This is an optimization exercise on Yosys and OpenROAD, whose aim is small area and a short achievable clock period, not a production implementation. RTL that was checked went through simulation tests only; none was proved equivalent to the original. Not every run is shown, and edits may drop behaviour that the tests do not exercise. Function not checked in runs 2 and 3: the RTL went through the layout flow alone.

[design/flow/config.mk]
export PLATFORM = sky130hd
export DESIGN_NAME = vgg
export DESIGN_NICKNAME = vgg
export VERILOG_FILES = /design/flow/design.v
export SDC_FILE = /design/flow/constraint.sdc
export NUM_CORES = 8
export LEC_CHECK = 0
export CAP_MARGIN = 20
export CORE_MARGIN = 2
export CORE_UTILIZATION = 40
export SLEW_MARGIN = 20
[design/flow/constraint.sdc]
create_clock -name core_clock -period 25.0 [get_ports {clk}]
set_input_delay 5.0000 -clock core_clock [delete_from_list [all_inputs] [get_ports {clk}]]
set_output_delay 5.0000 -clock core_clock [all_outputs]
set_load 0.01 [all_outputs]
[design/flow/design.v]
module control #(
    parameter img_w = 32,
    parameter img_h = 32,
    parameter buffer_total_size = (img_w+2)*2+3,
    parameter convolution_times = (img_w+2)*img_h-2
) (
    input clk,reset,
    input start,
    output reg [3:0]  state,
    output reg [3:0]  next_state,
    output reg        mode,
    output reg        input_en,
    output reg [15:0] input_addr,
    output reg [5:0]  input_offset,
    output reg        read_en,
    output reg [15:0] read_addr,
    output reg        write_en,
    output reg [15:0] write_addr,
    output reg [7:0]  kernel_addr,
    output reg [5:0]  bias_addr,
    output reg        write_l1_picture_en,
    output reg [7:0]  write_picture_counter,
    output reg [15:0] write_picture_total_counter,
    output reg        finish
);
    localparam [15:0] input_last  = (img_w+2)*(img_h+2)-1;
    localparam [15:0] rw_last     = convolution_times-1;
    localparam [15:0] picture_last = img_w*img_h-1;
    localparam [7:0]  pad_col0    = img_w;
    localparam [7:0]  pad_col1    = img_w+1;
    always @(*) begin
        case(state)
            4'd0: begin
                if(start) next_state = 4'd1;
                else next_state = 4'd0; 
            end
            4'd1: begin
                next_state = 4'd2;
            end
            4'd2: begin
                if(input_addr >= buffer_total_size-1) next_state = 4'd3;
                else next_state = 4'd2;
            end
            4'd3: begin
                if(write_addr >= convolution_times-2) begin
                    case(mode)
                        1'b0: begin
                            if(kernel_addr >= 8'd7 && input_offset >= 6'd2) next_state = 4'd7;
                            else if(input_offset >= 6'd2) next_state = 4'd5;
                            else next_state = 4'd4;
                        end
                        1'b1: begin
                            if(kernel_addr >= 8'd7 && input_offset >= 6'd63) next_state = 4'd11;
                            else if(kernel_addr >= 8'd7) next_state = 4'd9;
                            else next_state = 4'd10;
                        end
                    endcase
                end
                else next_state = 4'd3;
            end
            4'd4: begin
                next_state = 4'd2;
            end
            4'd5: begin
                next_state = 4'd2;
            end
            4'd7: begin
                next_state = 4'd8;
            end
            4'd8: begin
                next_state = 4'd2;
            end
            4'd9: begin
                next_state = 4'd2;
            end
            4'd10: begin
                next_state = 4'd2;
            end
            4'd11: begin
                next_state = 4'd0; 
            end
            default: next_state = 4'd0;
        endcase
    end
    always @(posedge clk or posedge reset) begin
        if(reset) state <= 4'd0;
        else state <= next_state;	
    end
    always @(posedge clk or posedge reset) begin
        if(reset) mode <= 1'b0;
        else if(state == 4'd7) mode <= 1'b1;
        else mode <= mode;
    end
    always @(posedge clk or posedge reset) begin
        if(reset) input_en <= 1'b0;
        else begin
            if(input_addr >= input_last) input_en <= 1'b0;
            else if(next_state == 4'd2 || next_state == 4'd3) input_en <= 1'b1;
            else input_en <= 1'b0;
        end
    end
    always @(posedge clk or posedge reset) begin
        if(reset) input_addr <= 16'd0;
        else begin
            if (input_en) begin
                if (input_addr >= input_last) input_addr <= 16'd0;
                else input_addr <= input_addr + 16'd1;
            end
            else input_addr <= 16'd0;
        end
    end
    always @(posedge clk or posedge reset) begin
        if(reset) input_offset <= 6'd0;
        else begin
            case(mode)
                1'b0: begin
                    if(state == 4'd4 || state == 4'd5 || state == 4'd7) begin
                        if(input_offset >= 6'd2) input_offset <= 6'd0;
                        else input_offset <= input_offset + 16'd1;
                    end
                    else input_offset <= input_offset;
                end
                1'b1: begin
                     if(state == 4'd9) begin
                        if(input_offset >= 6'd63) input_offset <= 6'd0;
                        else input_offset <= input_offset + 16'd1;
                    end
                    else input_offset <= input_offset;
                end
            endcase
        end
    end
    always @(posedge clk or posedge reset) begin
        if(reset) read_en <= 16'd0;
        else begin
            if(read_addr == rw_last) read_en <= 1'b0;
            else if (next_state == 4'd3) read_en <= 1'b1;
            else read_en <= 1'b0;
        end
    end
    always @(posedge clk or posedge reset) begin
        if(reset) read_addr <= 16'd0;
        else begin
            if(read_en) begin
                if(read_addr >= rw_last) read_addr <= 16'd0; 
                else read_addr <= read_addr + 16'd1;
            end
            else read_addr <= 16'd0;   
        end
    end
    always @(posedge clk or posedge reset) begin
        if(reset) write_en <= 16'd0;
        else begin
            if(write_addr == rw_last) write_en <= 1'b0;
            else if (read_en) write_en <= 1'b1;
            else write_en <= 1'b0;
        end
    end
    always @(posedge clk or posedge reset) begin
        if(reset) write_addr <= 16'd0;
        else begin
            if(write_en) begin
                if(write_addr >= rw_last) write_addr <= 16'd0;
                else write_addr <= write_addr + 16'd1;
            end
            else write_addr <= 16'd0;
        end
    end
    always @(posedge clk or posedge reset) begin
        if(reset) kernel_addr <= 8'd0;
        else begin
            case(mode)
                1'b0: begin
                    if(state == 4'd5 || state == 4'd7) begin
                        if(kernel_addr >= 8'd7) kernel_addr <= 8'd0;
                        else kernel_addr <= kernel_addr + 8'd1;
                    end
                    else kernel_addr <= kernel_addr;
                end
                1'b1: begin
                    if(state == 4'd10 || state == 4'd9) begin
                        if(kernel_addr >= 8'd7) kernel_addr <= 8'd0;
                        else kernel_addr <= kernel_addr + 8'd1;
                    end
                    else kernel_addr <= kernel_addr;
                end
            endcase
        end
    end
    always @(posedge clk or posedge reset) begin
        if(reset) bias_addr <= 6'd0;
        else begin
            case(mode)
                1'b0: begin
                    if(state == 4'd5 || state == 4'd7) begin
                        if(bias_addr >= 6'd7) bias_addr <= 6'd0; 
                        else bias_addr <= bias_addr + 6'd1;
                    end
                    else bias_addr <= bias_addr;
                end
                1'b1: begin
                    if(state == 4'd10 || state == 4'd9) begin
                        if(bias_addr >= 6'd7) bias_addr <= 6'd0; 
                        else bias_addr <= bias_addr + 6'd1;
                    end
                    else bias_addr <= bias_addr;
                end
            endcase
        end
    end
    always @(posedge clk or posedge reset) begin
        if(reset) write_l1_picture_en <= 16'd0;
        else begin
            case(mode)
                1'b0: begin
                    if (input_offset >= 6'd2 && state == 4'd3) begin
                        if(write_picture_counter == pad_col0 || write_picture_counter == pad_col1) write_l1_picture_en <= 1'b0;
                        else write_l1_picture_en <= 1'b1;
                    end
                    else write_l1_picture_en <= 1'b0;
                end
                1'b1: begin
                    if (input_offset >= 6'd63 && state == 4'd3) begin
                        if(write_picture_counter == pad_col0 || write_picture_counter == pad_col1) write_l1_picture_en <= 1'b0;
                        else write_l1_picture_en <= 1'b1;
                    end
                    else write_l1_picture_en <= 1'b0;
                end
            endcase
        end
    end
    always @(posedge clk or posedge reset) begin
        if(reset) write_picture_counter <= 8'd0;
        else begin
            if(write_en) begin
                if(write_picture_counter >= pad_col1) write_picture_counter <= 8'd0;
                else write_picture_counter <= write_picture_counter + 8'd1;
            end
            else write_picture_counter <= 8'd0;
        end
    end
    always @(posedge clk or posedge reset) begin
        if(reset) write_picture_total_counter <= 16'd0;
        else begin
            if(write_en) begin
                if(write_picture_counter == pad_col0 || write_picture_counter == pad_col1) write_picture_total_counter <= write_picture_total_counter;
                else if(write_picture_total_counter >= picture_last) write_picture_total_counter <= 16'd0;
                else write_picture_total_counter <= write_picture_total_counter + 16'd1;
            end
            else write_picture_total_counter <= 16'd0;
        end
    end
    always @(posedge clk or posedge reset) begin
        if(reset) finish <= 1'b0;
        else begin
            if (state == 4'd11) finish <= 1'b1;
            else finish <= 1'b0;
        end
    end
endmodule
module line_buffer #(
    parameter line_buffer_size = 226,
    parameter buffer_bit = 9
) (
    input clk,reset,
    input [buffer_bit-1:0] data_in,
    output reg [buffer_bit*9-1:0] matrix
);
    localparam chain_len = 2*line_buffer_size+3;
    reg [buffer_bit*chain_len-1:0] chain;
    always @(*) begin
        matrix = {chain[(2*line_buffer_size+2)*buffer_bit +: buffer_bit],
                  chain[(2*line_buffer_size+1)*buffer_bit +: buffer_bit],
                  chain[(2*line_buffer_size  )*buffer_bit +: buffer_bit],
                  chain[(line_buffer_size+2)*buffer_bit +: buffer_bit],
                  chain[(line_buffer_size+1)*buffer_bit +: buffer_bit],
                  chain[(line_buffer_size  )*buffer_bit +: buffer_bit],
                  chain[2*buffer_bit +: buffer_bit],
                  chain[1*buffer_bit +: buffer_bit],
                  chain[0 +: buffer_bit]};
    end
    always @(posedge clk or posedge reset) begin
        if (reset) chain <= {buffer_bit*chain_len{1'b0}};
        else chain <= {data_in, chain[buffer_bit*chain_len-1:buffer_bit]};
    end
endmodule
module cnn #(
    parameter data_bit = 9,
    parameter ker_bias_bit = 16,
    parameter pixel_out_bit = 36,
    parameter matrix_num = 9,
    parameter matrix_in_bit = 9
) (
    input signed [matrix_in_bit*9-1:0] matrix_in,
    input signed [ker_bias_bit*9-1:0] kernel,
    output reg signed [pixel_out_bit-1:0] pixel
);
    integer i;
    reg signed [pixel_out_bit-1:0] matrix_temp [matrix_num-1:0];
    reg signed [pixel_out_bit-1:0] temp [5:0];
    always @(*) begin
        for(i = 0; i < matrix_num; i = i + 1) begin
            matrix_temp[i] = {{27{matrix_in[i * matrix_in_bit + 8]}},matrix_in[i * matrix_in_bit +: matrix_in_bit]} *
                     {{20{kernel[i * ker_bias_bit + 15]}},kernel[i * ker_bias_bit +: ker_bias_bit]};
        end
    end
    always @(*) begin
        temp[0] = matrix_temp[0] + matrix_temp[1];
        temp[1] = matrix_temp[2] + matrix_temp[3];
        temp[2] = matrix_temp[4] + matrix_temp[5];
        temp[3] = matrix_temp[6] + matrix_temp[7];
        temp[4] = temp[0] + temp[1];
        temp[5] = temp[2] + temp[3];
        pixel = temp[4] + temp[5] + matrix_temp[8];
    end
endmodule
module bias_relu #(
    parameter pixel_bit = 36,
    parameter ker_bias_bit = 16
) (
    input clk,reset,
    input mode,
    input [5:0] input_offset,
    input signed [ker_bias_bit-1:0] bias,
    input signed [pixel_bit-1:0] pixel_read,pixel,
    output reg signed [pixel_bit-1:0] pixel_write
);
    wire signed [pixel_bit-1:0] pixel_temp0,pixel_temp1,pixel_bias;
    wire signed [pixel_bit-1:0] pixel_temp2;
    assign pixel_temp0 = pixel;
    assign pixel_temp1 = pixel_read + pixel;
    assign pixel_bias = pixel_temp1 + bias;
    assign pixel_temp2 = (pixel_bias > 0) ? pixel_bias : 36'd0;
    always @(posedge clk or posedge reset) begin
        if(reset) pixel_write <= 36'd0;
        else begin
            case(mode)
                1'b0: begin
                    if(input_offset == 6'd0) pixel_write <= pixel_temp0;
                    else if(input_offset == 6'd2) pixel_write <= pixel_temp2;
                    else pixel_write <= pixel_temp1;
                end
                1'b1: begin
                    if(input_offset == 6'd0) pixel_write <= pixel_temp0;
                    else if(input_offset == 6'd63) pixel_write <= pixel_temp2;
                    else pixel_write <= pixel_temp1;
                end
            endcase
        end
    end
endmodule
module vgg #(
    parameter data_bit = 9,
    parameter pixel_bit = 36,
    parameter ker_bias_bit = 16,
    parameter matrix_num = 9,
    parameter parallelism = 8,
    parameter img_w = 32,
    parameter img_h = 32
) (
    input clk,reset,
    input start,
    input [data_bit-1:0] data_in,
    input signed [ker_bias_bit*matrix_num*parallelism-1:0] kernel,
    input signed [ker_bias_bit*parallelism-1:0] bias,
    input signed [pixel_bit*parallelism-1:0] pixel_read,
    output [3:0]  state,
    output [3:0]  next_state,
    output        mode,
    output        input_en,
    output [15:0] input_addr,
    output [5:0]  input_offset,
    output        read_en,
    output [15:0] read_addr,
    output        write_en,
    output [15:0] write_addr,
    output [7:0]  kernel_addr,
    output [5:0]  bias_addr,
    output        write_l1_picture_en,
    output [7:0]  write_picture_counter,
    output [15:0] write_picture_total_counter,
    output        finish,
    output signed [pixel_bit*parallelism-1:0] pixel_write
);
    wire [data_bit*matrix_num-1:0] matrix;
    wire signed [pixel_bit*parallelism-1:0] pixel;
    control #(.img_w(img_w), .img_h(img_h)) control
    (
        .clk(clk),.reset(reset),
        .start(start),
        .state(state),
        .next_state(next_state),
        .mode(mode),
        .input_en(input_en),
        .input_addr(input_addr),
        .input_offset(input_offset),
        .read_en(read_en),
        .read_addr(read_addr),
        .write_en(write_en),
        .write_addr(write_addr),
        .kernel_addr(kernel_addr),
        .bias_addr(bias_addr),
        .write_l1_picture_en(write_l1_picture_en),
        .write_picture_counter(write_picture_counter),
        .write_picture_total_counter(write_picture_total_counter),
        .finish(finish)
    );
    line_buffer #(.line_buffer_size(img_w+2)) line_buffer
    (
        .clk(clk),.reset(reset),
        .data_in(data_in),
        .matrix(matrix)
    );
    genvar i;
    generate
        for(i=0; i<parallelism; i=i+1) begin
            cnn cnn  
            (
                .matrix_in(matrix),
                .kernel(kernel[i*ker_bias_bit*matrix_num +: ker_bias_bit*matrix_num]),
                .pixel(pixel[i*pixel_bit +: pixel_bit])
            );
            bias_relu bias_relu
            (
                .clk(clk),.reset(reset),
                .mode(mode),
                .input_offset(input_offset),
                .bias(bias[i*ker_bias_bit +: ker_bias_bit]),
                .pixel_read(pixel_read[i*pixel_bit +: pixel_bit]),
                .pixel(pixel[i*pixel_bit +: pixel_bit]),
                .pixel_write(pixel_write[i*pixel_bit +: pixel_bit])
            );
        end
    endgenerate
endmodule
[design/flow/run.sh]
#!/bin/bash
# synth_recipe.tcl (not shown) runs the flow's synth.tcl, then flattens the netlist and writes it again
# the make line also repeats each setting of config.mk as NAME=value (left out here)
make -C /OpenROAD-flow-scripts/flow DESIGN_CONFIG=/design/flow/config.mk WORK_HOME=/design/flow/orfs CLKGATE_MAP_FILE= SYNTH_SCRIPT=/design/flow/synth_recipe.tcl finish
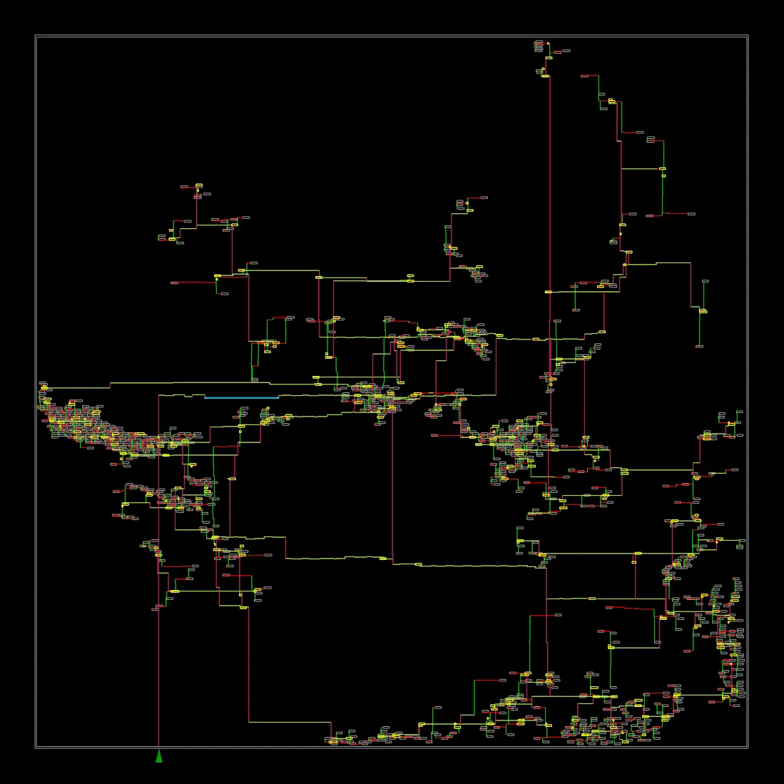
run_1/clock_nets.png
clock sinks: 1029
sequential cells: 1029
Worst-Skew Late Latency: 1.12 ns

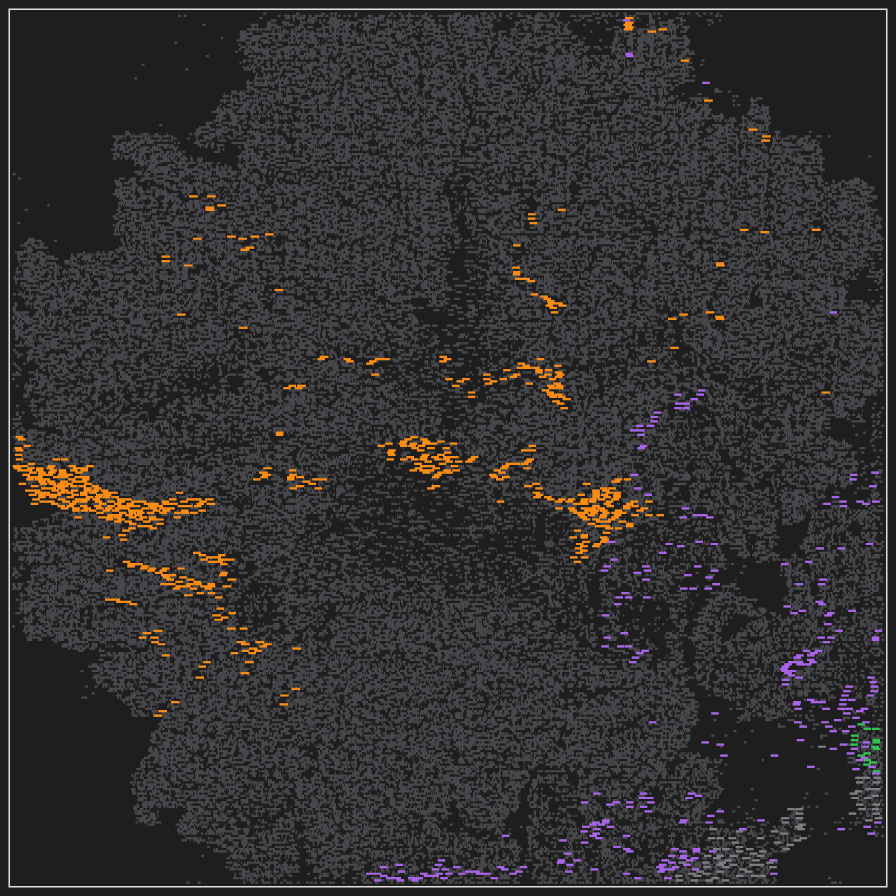
run_1/ff_map.png
Other sequential cells in the stronger gray, the rest of the logic in the fainter gray.
| color | signal | placed flops |
|---|---|---|
| green | control.read_addr | 16 |
| purple | genblk1.bias_relu.pixel_write | 288 |
| orange | line_buffer.chain | 639 |
not colored: 86

==> results.cfg, run 1 <==
[layout]
fin_util_pct = 44.0
layout.cells.non_filler = 66400
final_cell_mix = fa_1, inv_1, nand2_1
nFillCells = 113000
fin_nets = 66500
design_area_mm2 = 0.498
drive_gt1_share_pct = 2.07

[yosys]
synth_seq_area_share_pct = 5.67
synth_flop_cell = dfrtp_1
synthTopCellsByArea = fa_1, ha_1, inv_1, and2_1, dfrtp_1
synth_top_area_cell = fa_1
async_flop_share_pct = 100
yosys.cell_types.count = 103
ys_warn_count = 6
ys_ff_latch = 1029
postSynthCellCount = 49500
netlist_area_mm2 = 0.454
syn_avg_cell_area_um2 = 9.18
synth.top_cell.area_share_pct = 44.1
yosysMostFrequentCell = fa_1
synthTopCellsByCount = fa_1, inv_1, nand2_1

[job]
cap_violations = 0

[cts]
cts.repair.resized = 0
clk_pin_slew_ns = 0.08
cts_tree = built
cts_buffers = 161
clock-root-buffer = clkbuf_16
cts_hold_buf = 0
postCtsSetupRepairBufs = 0
clock_path_buffers = 5
htreeDepth = 4

[critical_path]
crit_path_frequent_cell = fa_1
crit_start = kernel[1142]
critPathBufInv = 7
timing.rr.start = line_buffer.chain[630]$_DFF_PP0_
crit_fanout = 25
worstSetupPathType = in -> reg
cpPeakStageDelay_ns = 1.06
worstPathRequired_ns = 25.88
ff2ff_setup_slack_ns = 5.63
crit_cells = 52
cp_top_family = adder cells
cp_slowest_cell = a21boi_0
crit_arrival_ns = 22.35
r2r-end = genblk1[7].bias_relu.pixel_write[17]$_DFF_PP0_
cp-start-kind = input port

[floorplan]
die-area_mm2 = 1.14
die_w_mm = 1.07
core_mm2 = 1.13
io_pins = 1974
start_util_pct = 40.1
std_cell_rows = 391
fp.dieH_mm = 1.07

[routing]
via_per_inst = 5.40
drc = 0
drt-pass1-iter-count = 12
routed_wl_mm = 2100
vias = 358000
drt_iter0_drc = 33600
wl_per_cell_um = 31.6
postRouteAntennaNets = 0

[sta]
finalWorstSetupSlack_ns = 3.53
hold_slack_ns = 0.267
worst_pin_slew_ns = 1.32
fin_crit_ns = 21.47
setup_tns_ns = 0
fmax_mhz = 46.6
hold_violations = 0
relSlewSlack_pct = 11.5
setup_viol = 0
rsz0062_at_grt = false
fin_worst_skew_ns = 0.0972

[global_route]
grt.overflow.total = 0
track_usage_pct = 36.5
grt_pass1_wl_mm = 2870

[place]
place_area_mm2 = 0.490
io_buffers = 1973
pre_cts_slack_ns = 3.05
dp_cells = 65200
hpwl_mm = 1850
place_congestion = 1.13

[status]
status = complete, no violations

[hold_path]
min_path_type = reg -> reg
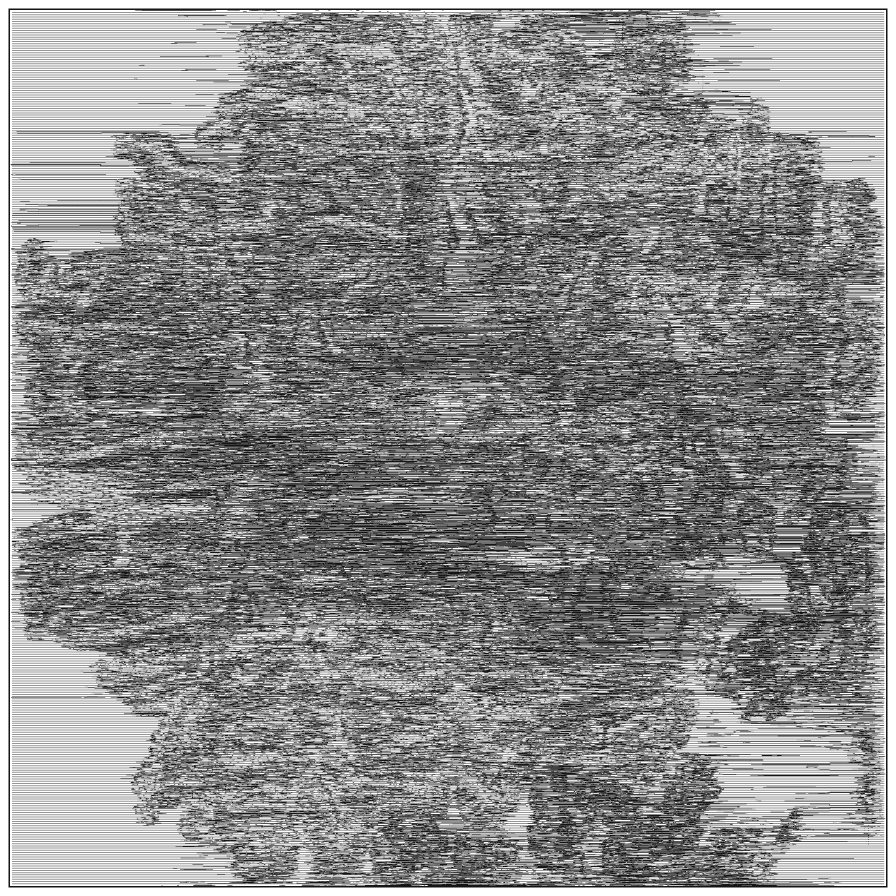
run_1/m1.png
Supply wires on this layer in gray.
main direction: horizontal
longest straight run: 362 um

-- run 1: registers in the layout, indices dropped and copies added (netlist names) --
register	flops
control.bias_addr	6
control.finish	1
control.input_addr	16
control.input_en	1
control.input_offset	6
control.kernel_addr	8
control.mode	1
control.read_addr	16
control.read_en	1
control.state	4
control.write_addr	16
control.write_en	1
control.write_l1_picture_en	1
control.write_picture_counter	8
control.write_picture_total_counter	16
genblk1.bias_relu.pixel_write	288
line_buffer.chain	639
-- run 1: cells by family (layout without fill, tap and decap cells) --
group | Yosys count | count (layout) | synth area share (%)
mux | 12 | 12 | 0.0265
flops | 1029 | 1029 | 5.67
simple gates | 14800 | 14800 | 16.1
buf+inv | 11700 | 12500 | 9.64
other cells | 1 | 903 | 0.000826
fa+ha+maj | 14600 | 14600 | 56.9
compound gates | 5039 | 5039 | 7.16
xor+xnor | 2340 | 2340 | 4.52
-- run 1: worst min path at each step --
stage	start	to	cells past startpoint
final	line_buffer.chain[51]$_DFF_PP0_	line_buffer.chain[42]$_DFF_PP0_	0
after global routing	line_buffer.chain[51]$_DFF_PP0_	line_buffer.chain[42]$_DFF_PP0_	0
after CTS	line_buffer.chain[51]$_DFF_PP0_	line_buffer.chain[42]$_DFF_PP0_	0
after detailed placement	line_buffer.chain[120]$_DFF_PP0_	line_buffer.chain[111]$_DFF_PP0_	0
after global placement	line_buffer.chain[523]$_DFF_PP0_	line_buffer.chain[514]$_DFF_PP0_	0
after floorplan	line_buffer.chain[109]$_DFF_PP0_	line_buffer.chain[100]$_DFF_PP0_	0
-- run 1: metal layers --
layer	share of wire (%)	track usage, %	vias up
met5	0.13	0	-
met1	36	43.3	185000
met2	41	51.2	16100
met4	11	34.0	354
li1	-	-	154000
met3	11	13.2	3978
-- run 1: cell type report --
cell class	count	area, um2	share of cell area [%]
clock buffers	206	4480	0.900
clock inverters	77	1030	0.207
well taps	15100	18900	3.80
flip-flops and latches	1029	26000	5.23
inverters	9891	37100	7.46
multi-input cells	36800	385000	77.4
repair buffers	2357	22900	4.60
diodes	886	2220	0.445
run_1/pinout.png
Scale bar: 200 um. Pins as bars across the die edge, other pins in gray.
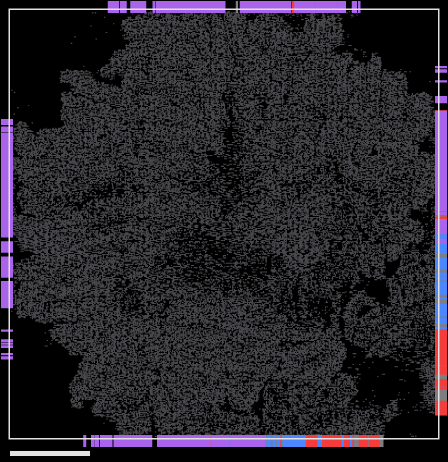

==> run 2: too many edits to list; what changed since run 1 <==
design/flow/design.v: 435 -> 2857 lines; modules unchanged: 2
  cnn: edited, 30 -> 2436 lines
  fa: new, 4 lines
  ha: new, 4 lines
  bias_relu: edited, 35 -> 22 lines
  vgg: edited, 84 -> 105 lines
==> module bias_relu as of run 2 <==
module bias_relu #(
    parameter pixel_bit = 36,
    parameter nrows = 2
) (
    input clk,reset,
    input last_q,
    input [nrows*pixel_bit-1:0] rows,
    output [pixel_bit-1:0] pixel_write
);
    reg [nrows*pixel_bit-1:0] acc;
    always @(posedge clk or posedge reset) begin
        if (reset) acc <= {nrows*pixel_bit{1'b0}};
        else acc <= rows;
    end
    reg [pixel_bit-1:0] sum;
    integer r;
    always @(*) begin
        sum = {pixel_bit{1'b0}};
        for (r = 0; r < nrows; r = r + 1) sum = sum + acc[r*pixel_bit +: pixel_bit];
    end
    assign pixel_write = (last_q & sum[pixel_bit-1]) ? {pixel_bit{1'b0}} : sum;
endmodule
==> module fa as of run 2 <==
module fa (input a, b, c, output s, co);
    assign s = a ^ b ^ c;
    assign co = (a & b) | (a & c) | (b & c);
endmodule
==> module ha as of run 2 <==
module ha (input a, b, output s, co);
    assign s = a ^ b;
    assign co = a & b;
endmodule
==> module vgg as of run 2 <==
module vgg #(
    parameter data_bit = 9,
    parameter pixel_bit = 36,
    parameter ker_bias_bit = 16,
    parameter matrix_num = 9,
    parameter parallelism = 8,
    parameter img_w = 32,
    parameter img_h = 32
) (
    input clk,reset,
    input start,
    input [data_bit-1:0] data_in,
    input signed [ker_bias_bit*matrix_num*parallelism-1:0] kernel,
    input signed [ker_bias_bit*parallelism-1:0] bias,
    input signed [pixel_bit*parallelism-1:0] pixel_read,
    output [3:0]  state,
    output [3:0]  next_state,
    output        mode,
    output        input_en,
    output [15:0] input_addr,
    output [5:0]  input_offset,
    output        read_en,
    output [15:0] read_addr,
    output        write_en,
    output [15:0] write_addr,
    output [7:0]  kernel_addr,
    output [5:0]  bias_addr,
    output        write_l1_picture_en,
    output [7:0]  write_picture_counter,
    output [15:0] write_picture_total_counter,
    output        finish,
    output signed [pixel_bit*parallelism-1:0] pixel_write
);
    localparam rows = 2;
    wire [data_bit*matrix_num-1:0] matrix;
    control #(.img_w(img_w), .img_h(img_h)) control
    (
        .clk(clk),.reset(reset),
        .start(start),
        .state(state),
        .next_state(next_state),
        .mode(mode),
        .input_en(input_en),
        .input_addr(input_addr),
        .input_offset(input_offset),
        .read_en(read_en),
        .read_addr(read_addr),
        .write_en(write_en),
        .write_addr(write_addr),
        .kernel_addr(kernel_addr),
        .bias_addr(bias_addr),
        .write_l1_picture_en(write_l1_picture_en),
        .write_picture_counter(write_picture_counter),
        .write_picture_total_counter(write_picture_total_counter),
        .finish(finish)
    );
    line_buffer #(.line_buffer_size(img_w+2)) line_buffer
    (
        .clk(clk),.reset(reset),
        .data_in(data_in),
        .matrix(matrix)
    );
    wire offnz = (input_offset != 6'd0);
    wire last  = mode ? (input_offset == 6'd63) : (input_offset == 6'd2);
    reg  last_q;
    always @(posedge clk or posedge reset) begin
        if (reset) last_q <= 1'b0;
        else last_q <= last;
    end
    wire [134:0] bs;
    genvar t, j, i;
    generate
        for (t = 0; t < matrix_num; t = t + 1) begin : rec
            wire [8:0] w = matrix[t*data_bit +: data_bit];
            wire [10:0] x = {w[8], w, 1'b0};    
            for (j = 0; j < 5; j = j + 1) begin : dig
                wire b0 = x[2*j], b1 = x[2*j+1], b2 = x[2*j+2];
                assign bs[t*15 + j*3 + 0] = b1 ^ b0;
                assign bs[t*15 + j*3 + 1] = (b2 & ~b1 & ~b0) | (~b2 & b1 & b0);
                assign bs[t*15 + j*3 + 2] = b2 & ~(b1 & b0);
            end
        end
    endgenerate
    generate
        for (i = 0; i < parallelism; i = i + 1) begin : lane
            wire [rows*pixel_bit-1:0] r;
            cnn cnn
            (
                .bs(bs),
                .kernel(kernel[i*ker_bias_bit*matrix_num +: ker_bias_bit*matrix_num]),
                .bias(bias[i*ker_bias_bit +: ker_bias_bit]),
                .pixel_read(pixel_read[i*pixel_bit +: pixel_bit]),
                .offnz(offnz), .last(last),
                .rows(r)
            );
            bias_relu #(.nrows(rows)) bias_relu
            (
                .clk(clk),.reset(reset),
                .last_q(last_q),
                .rows(r),
                .pixel_write(pixel_write[i*pixel_bit +: pixel_bit])
            );
        end
    endgenerate
endmodule
--- a/design/flow/config.mk
+++ b/design/flow/config.mk
@@ -10,2 +10,3 @@
 export CORE_UTILIZATION = 40
 export SLEW_MARGIN = 20
+export SYNTH_HIERARCHICAL = 1
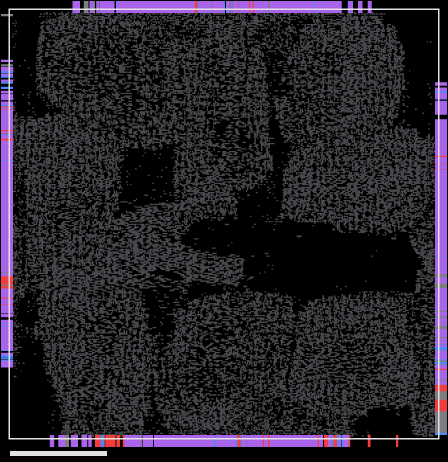
run_2/pinout.png
Scale bar: 200 um. Pins as bars across the die edge, other pins in gray.
| color | port | pins | direction | edge |
|---|---|---|---|---|
| red | pixel_write | 288 | output | 122 bottom, 83 top, 47 right, 36 left |
| purple | kernel | 1152 | input | 352 top, 282 right, 277 bottom, 241 left |
| blue | bias | 128 | input | 41 top, 34 left, 29 right, 24 bottom |
all pins by edge: 564 top, 520 bottom, 497 right, 393 left

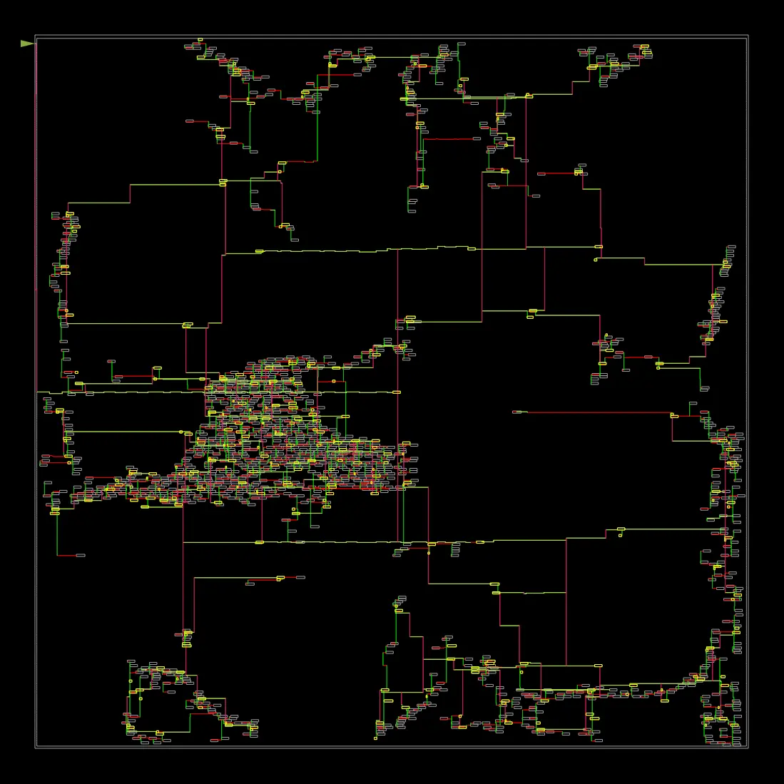
run_2/clock_nets.png
total CTS buffers: 171
# clk buffers: 224
sequential cells: 1318
clock sinks: 1318

==> results.cfg, run 2 <==
[routing]
via_per_inst = 6.63
wl_per_cell_um = 45.0
routed_wl_mm = 1670
postRouteAntennaNets = 0
drt_iter0_drc = 36100
vias = 245000
drc = 0
drt-pass1-iter-count = 10

[yosys]
netlist_area_mm2 = 0.307
ys_warn_count = 10
postSynthCellCount = 27100
syn_avg_cell_area_um2 = 11.3

[critical_path]
worstPathRequired_ns = 20.00
crit_fanout = 2
crit_arrival_ns = 7.03
cp_cell_sequence = clkdlybuf4s50_1, a2111o_1, o31ai_1, o21ai_0, clkdlybuf4s50_1
cpPeakStageDelay_ns = 0.54
endpoint_kind = output port
worstSetupPathType = in -> out
crit_path_frequent_cell = clkdlybuf4s50_1
ff2ff_setup_slack_ns = 15.64
cp-start-kind = input port
cp_slowest_cell = clkdlybuf4s50_1

[hold_path]
min_path_type = reg -> reg

[layout]
final_cell_mix = fa_1, xnor2_1, a22oi_1
largest_reg_flops = 639
reg_top3 = line_buffer.chain (639), lane.bias_relu.acc (576)
design_area_mm2 = 0.326
regMostFlops = line_buffer.chain
fin_nets = 34600
layout.cells.non_filler = 37000
areaGrowthSynthToFinish_pct = 6.36
drive_gt1_share_pct = 6.39
fin_util_pct = 42.7
mostFrequentLayoutCell = fa_1

[status]
status = complete, no violations

[cts]
cts_hold_buf = 0
clk_pin_slew_ns = 0.07
clock_path_buffers = 4
cts_tree = built
htreeDepth = 4
postCtsSetupRepairBufs = 0
cts.repair.resized = 0
insertion_delay_ns = 1.05
clock-root-buffer = clkbuf_16

[place]
place_congestion = 1.06
dp_cells = 36300
place_area_mm2 = 0.319
io_buffers = 1973
pre_cts_slack_ns = 12.97
hpwl_mm = 1300

[floorplan]
start_util_pct = 40.2
die_w_um = 880
fp.dieH_um = 880
std_cell_rows = 321
core_mm2 = 0.764
die-area_mm2 = 0.774
io_pins = 1974

[sta]
rsz0062_at_grt = false
setup_tns_ns = 0
setup_viol = 0
finalWorstSetupSlack_ns = 12.97
maxSlewViolCount = 0
worst_pin_slew_ns = 1.31
post-route-period-util_pct = 48.1
hold_slack_ns = 0.285
fmax_mhz = 83.2
fin_crit_ns = 12.03
relSlewSlack_pct = 12.7
fin_worst_skew_ns = 0.0922
hold_violations = 0

[global_route]
first_global_vias = 257000
grt_pass1_wl_mm = 2240
track_usage_pct = 42.2
grt.overflow.total = 0
antenna_found_initial = 594
grt_max_degree = 201

[job]
cap_violations = 0
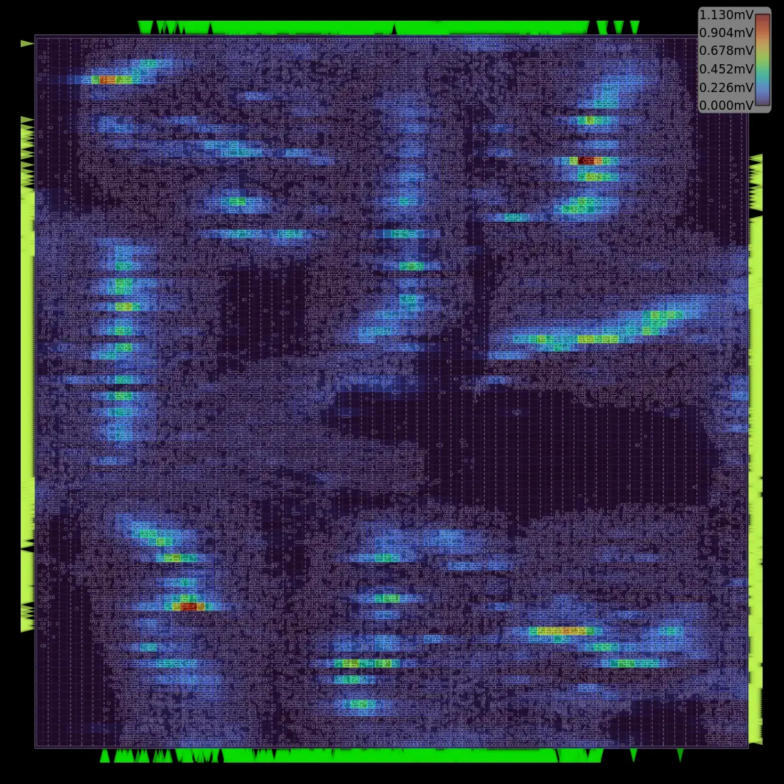
run_2/ir_map.png

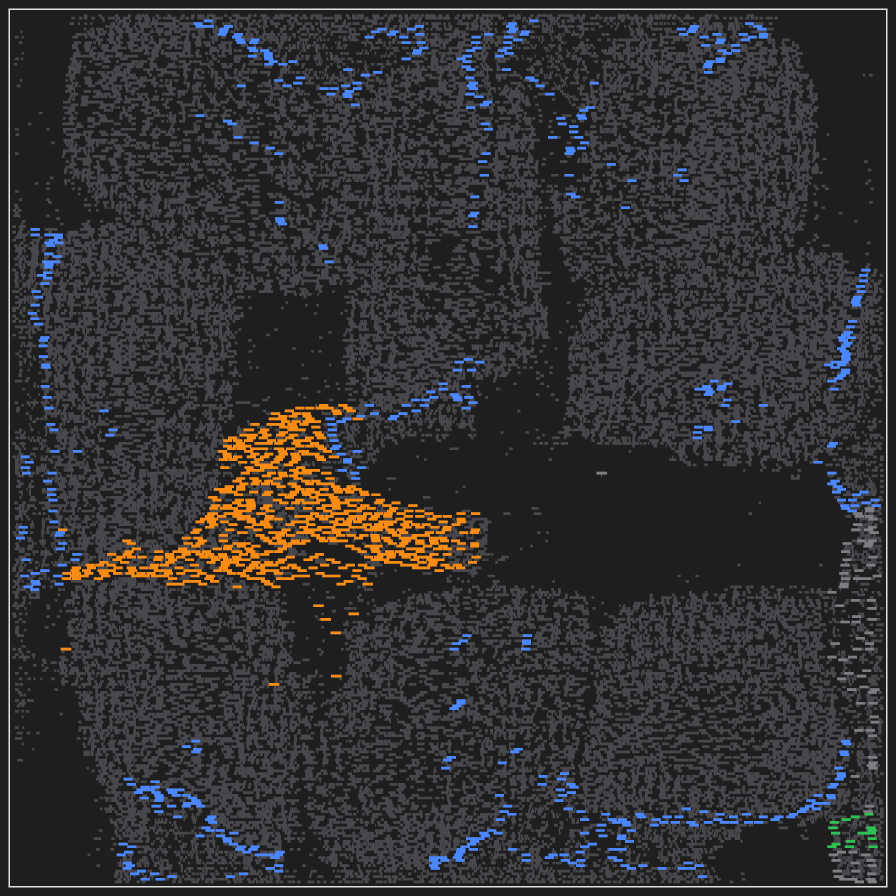
run_2/ff_map.png
Other sequential cells in the stronger gray, the rest of the logic in the fainter gray.
| color | signal | placed flops |
|---|---|---|
| green | control.read_addr | 16 |
| orange | line_buffer.chain | 639 |
| blue | lane.bias_relu.acc | 576 |
not colored: 87

==> run 2: cell type report <==
type | count | area, um2
tap | 10200 | 12700
fill | 72600 | 438000
clock buffer | 224 | 4750
multi-input combinational | 22000 | 248000
inverter | 163 | 698
timing repair buffer | 2603 | 25100
clock inverter | 91 | 1140
sequential | 1318 | 33100
antenna | 428 | 1070
==> run 2: final timing paths <==
path	from	end	depth (start not counted)
setup / recovery	start	next_state[0]	5
hold / removal	line_buffer.chain[225]$_DFF_PP0_	line_buffer.chain[216]$_DFF_PP0_	0
setup reg to reg	line_buffer.chain[12]$_DFF_PP0_	lane[1].bias_relu.acc[47]$_DFF_PP0_	17
hold reg to reg	line_buffer.chain[225]$_DFF_PP0_	line_buffer.chain[216]$_DFF_PP0_	0
max in group asynchronous	reset	line_buffer.chain[0]$_DFF_PP0_	4
min in group asynchronous	reset	lane[1].bias_relu.acc[55]$_DFF_PP0_	2
==> run 2: worst max-delay path, delay by kind of cell <==
kind                   cells  cell delay [ns]
AOI/OAI and AO/OA          3             1.00
buffers and inverters      2             1.02
==> run 2: per-layer routing <==
metal / track usage [%] / share of wire [%]
met2: 58.7 / 41
met5: 1.40 / 0.19
met1: 49.7 / 34
met3: 20.2 / 15
met4: 32.5 / 9.7
run_2/m1.png
Supply wires on this layer in gray.
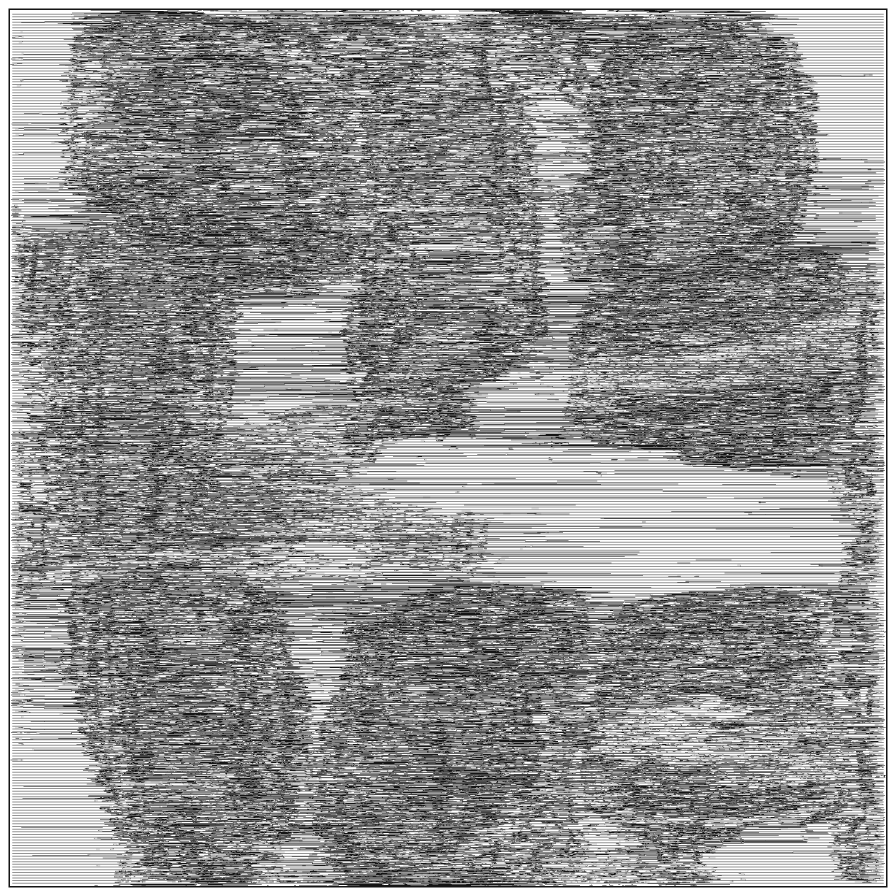

==> run 3, diff against run 2 <==
--- a/design/flow/design.v
+++ b/design/flow/design.v
@@ -8,5 +8,5 @@
     input start,
     output reg [3:0]  state,
-    output reg [3:0]  next_state,
+    output     [3:0]  next_state,
     output reg        mode,
     output reg        input_en,
@@ -29,16 +29,17 @@
     localparam [7:0]  pad_col0    = img_w;
     localparam [7:0]  pad_col1    = img_w+1;
+    reg [3:0] ns_busy;
+    wire idle = (state == 4'd0);
     always @(*) begin
         case(state)
             4'd0: begin
-                if(start) next_state = 4'd1;
-                else next_state = 4'd0; 
+                ns_busy = 4'd0;      
             end
             4'd1: begin
-                next_state = 4'd2;
+                ns_busy = 4'd2;
             end
             4'd2: begin
-                if(input_addr >= buffer_total_size-1) next_state = 4'd3;
-                else next_state = 4'd2;
+                if(input_addr >= buffer_total_size-1) ns_busy = 4'd3;
+                else ns_busy = 4'd2;
             end
             4'd3: begin
@@ -46,41 +47,43 @@
                     case(mode)
                         1'b0: begin
-                            if(kernel_addr >= 8'd7 && input_offset >= 6'd2) next_state = 4'd7;
-                            else if(input_offset >= 6'd2) next_state = 4'd5;
-                            else next_state = 4'd4;
+                            if(kernel_addr >= 8'd7 && input_offset >= 6'd2) ns_busy = 4'd7;
+                            else if(input_offset >= 6'd2) ns_busy = 4'd5;
+                            else ns_busy = 4'd4;
                         end
                         1'b1: begin
-                            if(kernel_addr >= 8'd7 && input_offset >= 6'd63) next_state = 4'd11;
-                            else if(kernel_addr >= 8'd7) next_state = 4'd9;
-                            else next_state = 4'd10;
+                            if(kernel_addr >= 8'd7 && input_offset >= 6'd63) ns_busy = 4'd11;
+                            else if(kernel_addr >= 8'd7) ns_busy = 4'd9;
+                            else ns_busy = 4'd10;
                         end
                     endcase
                 end
-                else next_state = 4'd3;
+                else ns_busy = 4'd3;
             end
             4'd4: begin
-                next_state = 4'd2;
+                ns_busy = 4'd2;
             end
             4'd5: begin
-                next_state = 4'd2;
+                ns_busy = 4'd2;
             end
             4'd7: begin
-                next_state = 4'd8;
+                ns_busy = 4'd8;
             end
             4'd8: begin
-                next_state = 4'd2;
+                ns_busy = 4'd2;
             end
             4'd9: begin
-                next_state = 4'd2;
+                ns_busy = 4'd2;
             end
             4'd10: begin
-                next_state = 4'd2;
+                ns_busy = 4'd2;
             end
             4'd11: begin
-                next_state = 4'd0; 
+                ns_busy = 4'd0; 
             end
-            default: next_state = 4'd0;
+            default: ns_busy = 4'd0;
         endcase
     end
+    assign next_state[3:1] = ns_busy[3:1];
+    ao21 ns0 (.a(idle), .b(start), .c(ns_busy[0]), .y(next_state[0]));
     always @(posedge clk or posedge reset) begin
         if(reset) state <= 4'd0;
@@ -259,4 +262,7 @@
     end
 endmodule
+module ao21 (input a, b, c, output y);
+    assign y = (a & b) | c;
+endmodule
 module line_buffer #(
     parameter line_buffer_size = 226,
@@ -269,19 +275,22 @@
     localparam chain_len = 2*line_buffer_size+3;
     reg [buffer_bit*chain_len-1:0] chain;
-    always @(*) begin
-        matrix = {chain[(2*line_buffer_size+2)*buffer_bit +: buffer_bit],
-                  chain[(2*line_buffer_size+1)*buffer_bit +: buffer_bit],
-                  chain[(2*line_buffer_size  )*buffer_bit +: buffer_bit],
-                  chain[(line_buffer_size+2)*buffer_bit +: buffer_bit],
-                  chain[(line_buffer_size+1)*buffer_bit +: buffer_bit],
-                  chain[(line_buffer_size  )*buffer_bit +: buffer_bit],
-                  chain[2*buffer_bit +: buffer_bit],
-                  chain[1*buffer_bit +: buffer_bit],
-                  chain[0 +: buffer_bit]};
-    end
+    reg [6:0] fill;
     always @(posedge clk or posedge reset) begin
-        if (reset) chain <= {buffer_bit*chain_len{1'b0}};
-        else chain <= {data_in, chain[buffer_bit*chain_len-1:buffer_bit]};
+        if (reset) fill <= 7'd0;
+        else if (fill != chain_len) fill <= fill + 7'd1;
+    end
+    always @(posedge clk) begin
+        chain <= {data_in, chain[buffer_bit*chain_len-1:buffer_bit]};
     end
+    genvar t;
+    generate
+        for (t = 0; t < 9; t = t + 1) begin : win
+            localparam integer k = (t/3)*line_buffer_size + t%3;
+            always @(*) begin
+                matrix[t*buffer_bit +: buffer_bit] =
+                    (fill >= chain_len-k) ? chain[k*buffer_bit +: buffer_bit] : {buffer_bit{1'b0}};
+            end
+        end
+    endgenerate
 endmodule
 module cnn (
@@ -2733,5 +2742,6 @@
     parameter nrows = 2
 ) (
-    input clk,reset,
+    input clk,
+    input valid_q,
     input last_q,
     input [nrows*pixel_bit-1:0] rows,
@@ -2739,7 +2749,6 @@
 );
     reg [nrows*pixel_bit-1:0] acc;
-    always @(posedge clk or posedge reset) begin
-        if (reset) acc <= {nrows*pixel_bit{1'b0}};
-        else acc <= rows;
+    always @(posedge clk) begin
+        acc <= rows;
     end
     reg [pixel_bit-1:0] sum;
@@ -2749,5 +2758,5 @@
         for (r = 0; r < nrows; r = r + 1) sum = sum + acc[r*pixel_bit +: pixel_bit];
     end
-    assign pixel_write = (last_q & sum[pixel_bit-1]) ? {pixel_bit{1'b0}} : sum;
+    assign pixel_write = (valid_q & ~(last_q & sum[pixel_bit-1])) ? sum : {pixel_bit{1'b0}};
 endmodule
 module vgg #(
@@ -2815,8 +2824,14 @@
     wire offnz = (input_offset != 6'd0);
     wire last  = mode ? (input_offset == 6'd63) : (input_offset == 6'd2);
-    reg  last_q;
+    reg  last_q, valid_q;
     always @(posedge clk or posedge reset) begin
-        if (reset) last_q <= 1'b0;
-        else last_q <= last;
+        if (reset) begin
+            last_q <= 1'b0;
+            valid_q <= 1'b0;
+        end
+        else begin
+            last_q <= last;
+            valid_q <= 1'b1;
+        end
     end
     wire [134:0] bs;
@@ -2848,5 +2863,6 @@
             bias_relu #(.nrows(rows)) bias_relu
             (
-                .clk(clk),.reset(reset),
+                .clk(clk),
+                .valid_q(valid_q),
                 .last_q(last_q),
                 .rows(r),
==> design/flow/flow/run.sh (new file) <==
#!/bin/bash
# Standard ORFS layout (standard.sh, standard synthesis unchanged),
# with repair_timing aiming for extra setup slack so that the achieved
# period, not only the 25 ns target, is optimised. Clock, I/O delays and
# loads are the design's (constraint.sdc is used as given).
set -euo pipefail
MARGIN=${MARGIN:-14}
bash standard.sh SETUP_SLACK_MARGIN=$MARGIN finish > flow_make.log 2>&1
==> design/flow/standard.sh (new file) <==
#!/bin/bash
# synth_recipe.tcl (not shown) runs the flow's synth.tcl, then flattens the netlist and writes it again
# the make line also repeats each setting of config.mk as NAME=value (left out here)
make -C /OpenROAD-flow-scripts/flow DESIGN_CONFIG=/design/flow/config.mk WORK_HOME=/design/flow/orfs CLKGATE_MAP_FILE= SYNTH_SCRIPT=/design/flow/synth_recipe.tcl "${@:-finish}"
removed: design/flow/run.sh
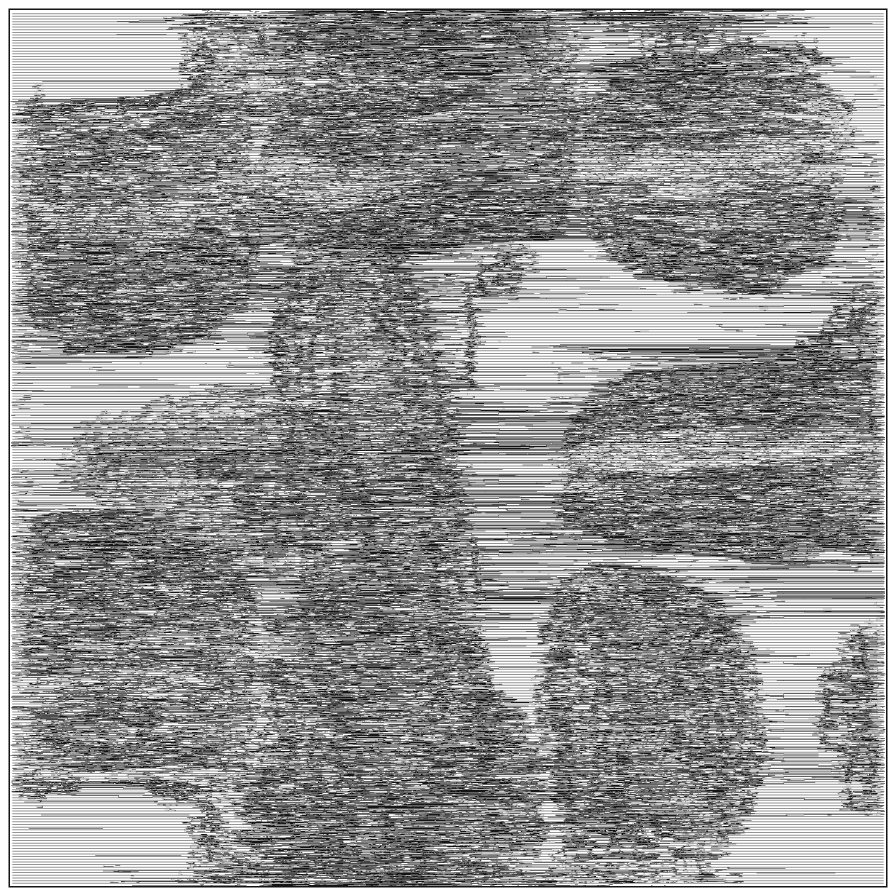
run_3/m1.png
Supply wires on this layer in gray.
longest straight run: 376 um
main direction: horizontal
wire length on this layer: 581 mm

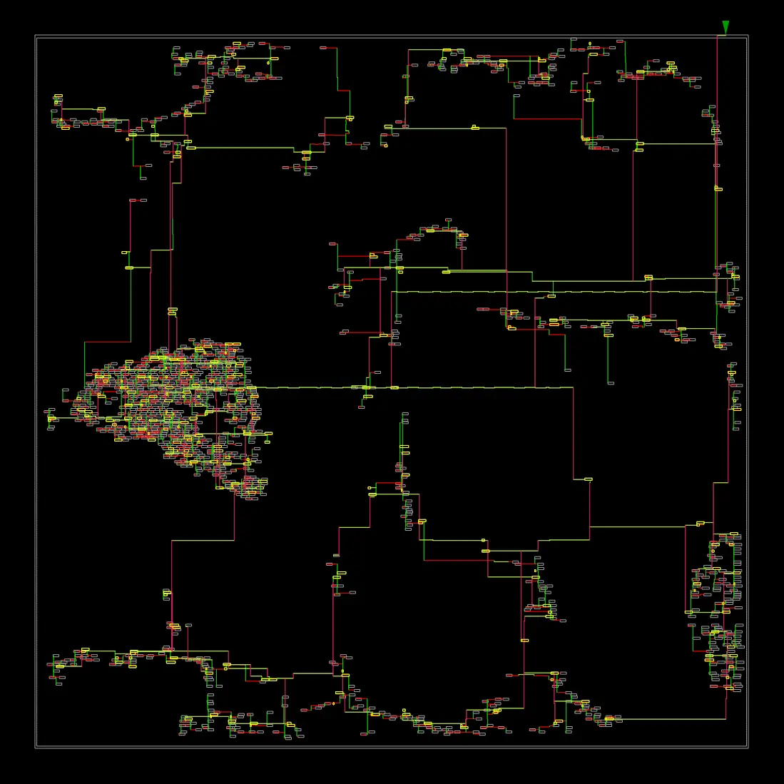
run_3/clock_nets.png
Final Skew: 0.193 ns
sequential cells: 1326

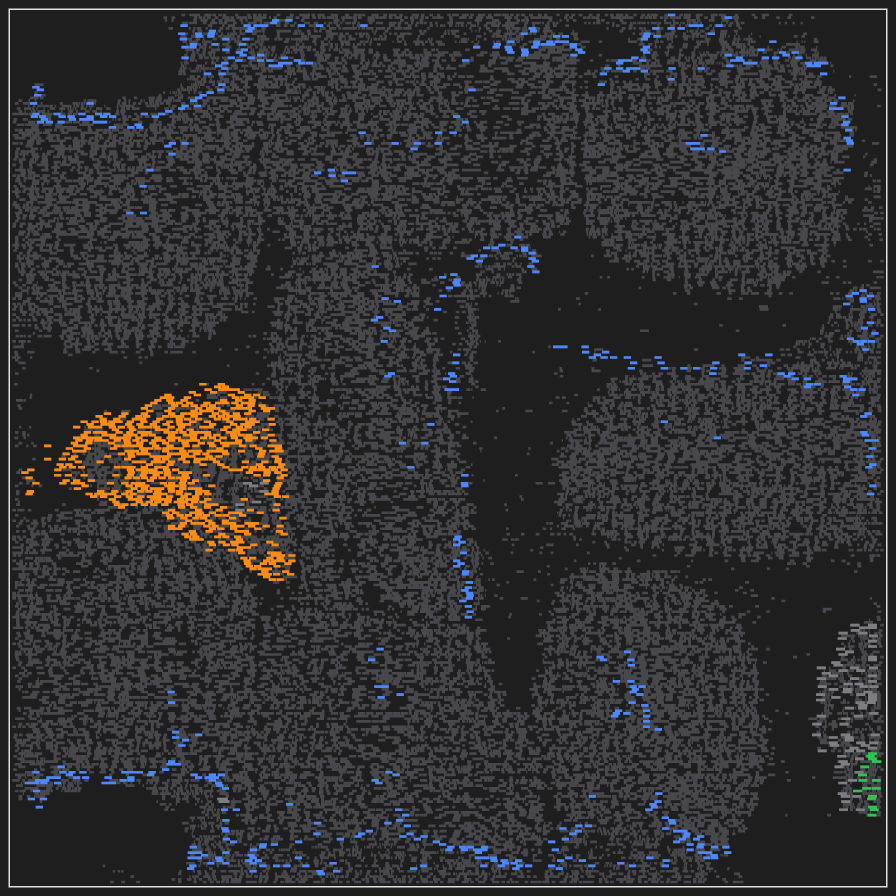
run_3/ff_map.png
Other sequential cells in the stronger gray, the rest of the logic in the fainter gray.
| color | signal | placed flops | where |
|---|---|---|---|
| blue | lane.bias_relu.acc | 576 | widely spread |
| green | control.read_addr | 16 | lower right |
| orange | line_buffer.chain | 639 | middle left |
not colored: 95

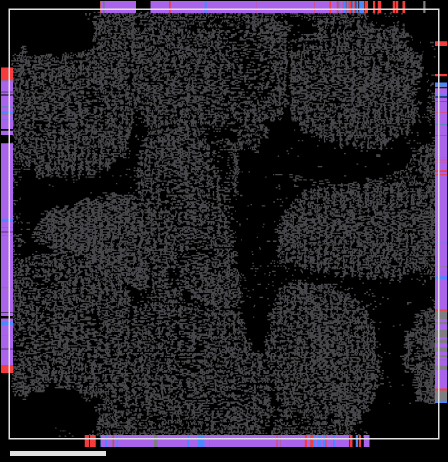
run_3/pinout.png
Scale bar: 200 um. Pins as bars across the die edge, other pins in gray.
| color | port | pins | direction | edge |
|---|---|---|---|---|
| blue | bias | 128 | input | 48 bottom, 30 top, 26 left, 24 right |
| red | pixel_write | 288 | output | 108 top, 105 bottom, 42 right, 33 left |
| purple | kernel | 1152 | input | 296 bottom, 295 top, 286 left, 275 right |
all pins by edge: 558 bottom, 534 top, 477 right, 405 left

==> results.cfg, run 3 <==
[sta]
setup_tns_ns = 0
fin_crit_ns = 10.99
maxSlewViolCount = 0
setup_viol = 0
relSlewSlack_pct = 5.37
hold_violations = 0
worst_pin_slew_ns = 1.42
finalWorstSetupSlack_ns = 14.01
post-route-period-util_pct = 44.0
fmax_mhz = 91.0
rsz0062_at_grt = false

[routing]
drc = 0
wl_per_cell_um = 43.8
postRouteAntennaNets = 0
drt_iter0_drc = 33700
via_per_inst = 6.43
routed_wl_mm = 1640
drt-pass1-iter-count = 7
vias = 241000

[layout]
mostFrequentLayoutCell = fa_1
fin_util_pct = 42.6
drive_gt1_share_pct = 15.2
largest_reg_flops = 639
regMostFlops = line_buffer.chain
reg_top3 = line_buffer.chain (639), lane.bias_relu.acc (576)
final_cell_mix = fa_1, xnor2_1, a22oi_2
design_area_mm2 = 0.334
nFillCells = 74500
fin_nets = 34800
areaGrowthSynthToFinish_pct = 6.11

[status]
status = complete, no violations

[place]
place_congestion = 1.08
hpwl_mm = 1320
place_area_mm2 = 0.326
pre_cts_slack_ns = 13.70
io_buffers = 1973

[floorplan]
die-area_mm2 = 0.793
io_pins = 1974
core_mm2 = 0.783
die_w_um = 890
fp.dieH_um = 890
std_cell_rows = 325
start_util_pct = 40.1

[cts]
numClockSinks = 1326
clock-root-buffer = clkbuf_16
insertion_delay_ns = 1.11
htreeDepth = 4
clock_path_buffers = 4
clk_pin_slew_ns = 0.06
cts_tree = built
cts_buffers = 172

[critical_path]
crit_end = next_state[0]
crit_start = start
crit_cells = 3
critPathBufInv = 2
cp_top_family = buffers and inverters
endpoint_kind = output port
cp_slowest_cell = clkdlybuf4s50_1
crit_arrival_ns = 5.99
cp-start-kind = input port
crit_fanout = 2
cp_cell_sequence = clkdlybuf4s50_1, a21o_1, clkdlybuf4s15_1
worstSetupPathType = in -> out
cpPeakStageDelay_ns = 0.54
ff2ff_path_depth = 20
timing.rr.start = line_buffer.fill[6]$_DFFE_PP0N_
ff2ff_setup_slack_ns = 14.17
worstPathRequired_ns = 20.00
r2r-end = lane[5].bias_relu.acc[54]$_DFF_P_

[job]
cap_violations = 0

[global_route]
first_global_vias = 253000
grt_max_degree = 103
grt.overflow.total = 0
track_usage_pct = 40.6
grt_pass1_wl_mm = 2210
antenna_found_initial = 562

[yosys]
syn_avg_cell_area_um2 = 11.5
ys_warn_count = 10
netlist_area_mm2 = 0.314
postSynthCellCount = 27200

[hold_path]
min_path_type = reg -> reg
run 3: worst min-delay path by stage:
stage / slack, ns / start / cells past startpoint / end
6_report: 0.29 / line_buffer.chain[238]$_DFF_P_ / 0 / line_buffer.chain[229]$_DFF_P_
5_1_grt: 0.30 / line_buffer.chain[238]$_DFF_P_ / 0 / line_buffer.chain[229]$_DFF_P_
4_1_cts: 0.26 / line_buffer.chain[238]$_DFF_P_ / 0 / line_buffer.chain[229]$_DFF_P_
3_5_place_dp: 0.31 / line_buffer.chain[526]$_DFF_P_ / 0 / line_buffer.chain[517]$_DFF_P_
3_3_place_gp: 0.31 / line_buffer.chain[76]$_DFF_P_ / 0 / line_buffer.chain[67]$_DFF_P_
2_1_floorplan: 0.31 / line_buffer.chain[109]$_DFF_P_ / 0 / line_buffer.chain[100]$_DFF_P_
run 3: per-layer routing:
layer  part of all wire, %  global-route usage, %  vias to the layer above
met1                    35                   48.9                   126000
met4                    11                   34.6                      224
met3                    13                   15.1                     5555
met5                 0.088                  0.125                        -
li1                      -                      -                    88700
met2                    41                   57.1                    20700
run 3: layout make-up:
type                    count  area [um2]  share of cell area, %
inverters                 118         513                  0.154
diodes                    433        1080                  0.325
clock inverters            81        1070                  0.320
flip-flops and latches   1326       27100                   8.13
repair buffers           2586       25100                   7.53
well taps               10500       13100                   3.93
multi-input cells       22200      261000                   78.1
clock buffers             233        4900                   1.47
run 3: repair_timing:
item                       in CTS  in global routing
setup endpoints to repair       1                  0
hold buffers                    0                  0
buffers inserted                1                  0
resized for setup               2                  0
run 3: per-stage QoR:
stage                     hold WS, ns  instances
final                           0.292      37500
after global routing            0.299      37300
after CTS                       0.258      37000
after detailed placement        0.312      36700
after global placement          0.310      36700
after floorplan                 0.310      27300

port drivers added, routing unchanged:
How much do the figures lean on ideal ports? The routed layouts below were timed once more, with nothing changed but the port constraints.
Step 1 (the two cells are an assumption about what drives the block):
set clk [get_ports {clk}]
set_driving_cell -lib_cell sky130_fd_sc_hd__clkbuf_16 $clk
set_driving_cell -lib_cell sky130_fd_sc_hd__buf_2 [delete_from_list [all_inputs] $clk]
Step 2 moves the port delays by t, midway between the first and last clock arrival at a register: inputs arrive t later, outputs are due t later. That takes back most of the time a late clock gives input paths.
Three values: ideal, step 1, step 2; two values: the first two.
run | shift t [ns] | setup slack, ns | hold slack, ns | worst register clock-pin slew, ns | pins driven straight from the clock port
run 1 | 1.240 | 3.534 / 3.645 / 2.406 | 0.267 / 0.267 / 0.267 | 0.08 / 0.08 | 1
run 2 | 1.172 | 12.974 / 12.947 / 12.947 | 0.285 / 0.285 / 0.285 | 0.10 / 0.10 | 1
run 3 | 1.153 | 14.009 / 13.976 / 13.666 | 0.292 / 0.292 / 0.292 | 0.09 / 0.09 | 1
After both steps every run listed still meets setup and hold. For run 1, which loses most, drivers alone change the setup slack by +0.111 ns; drivers and shift together by -1.128 ns.
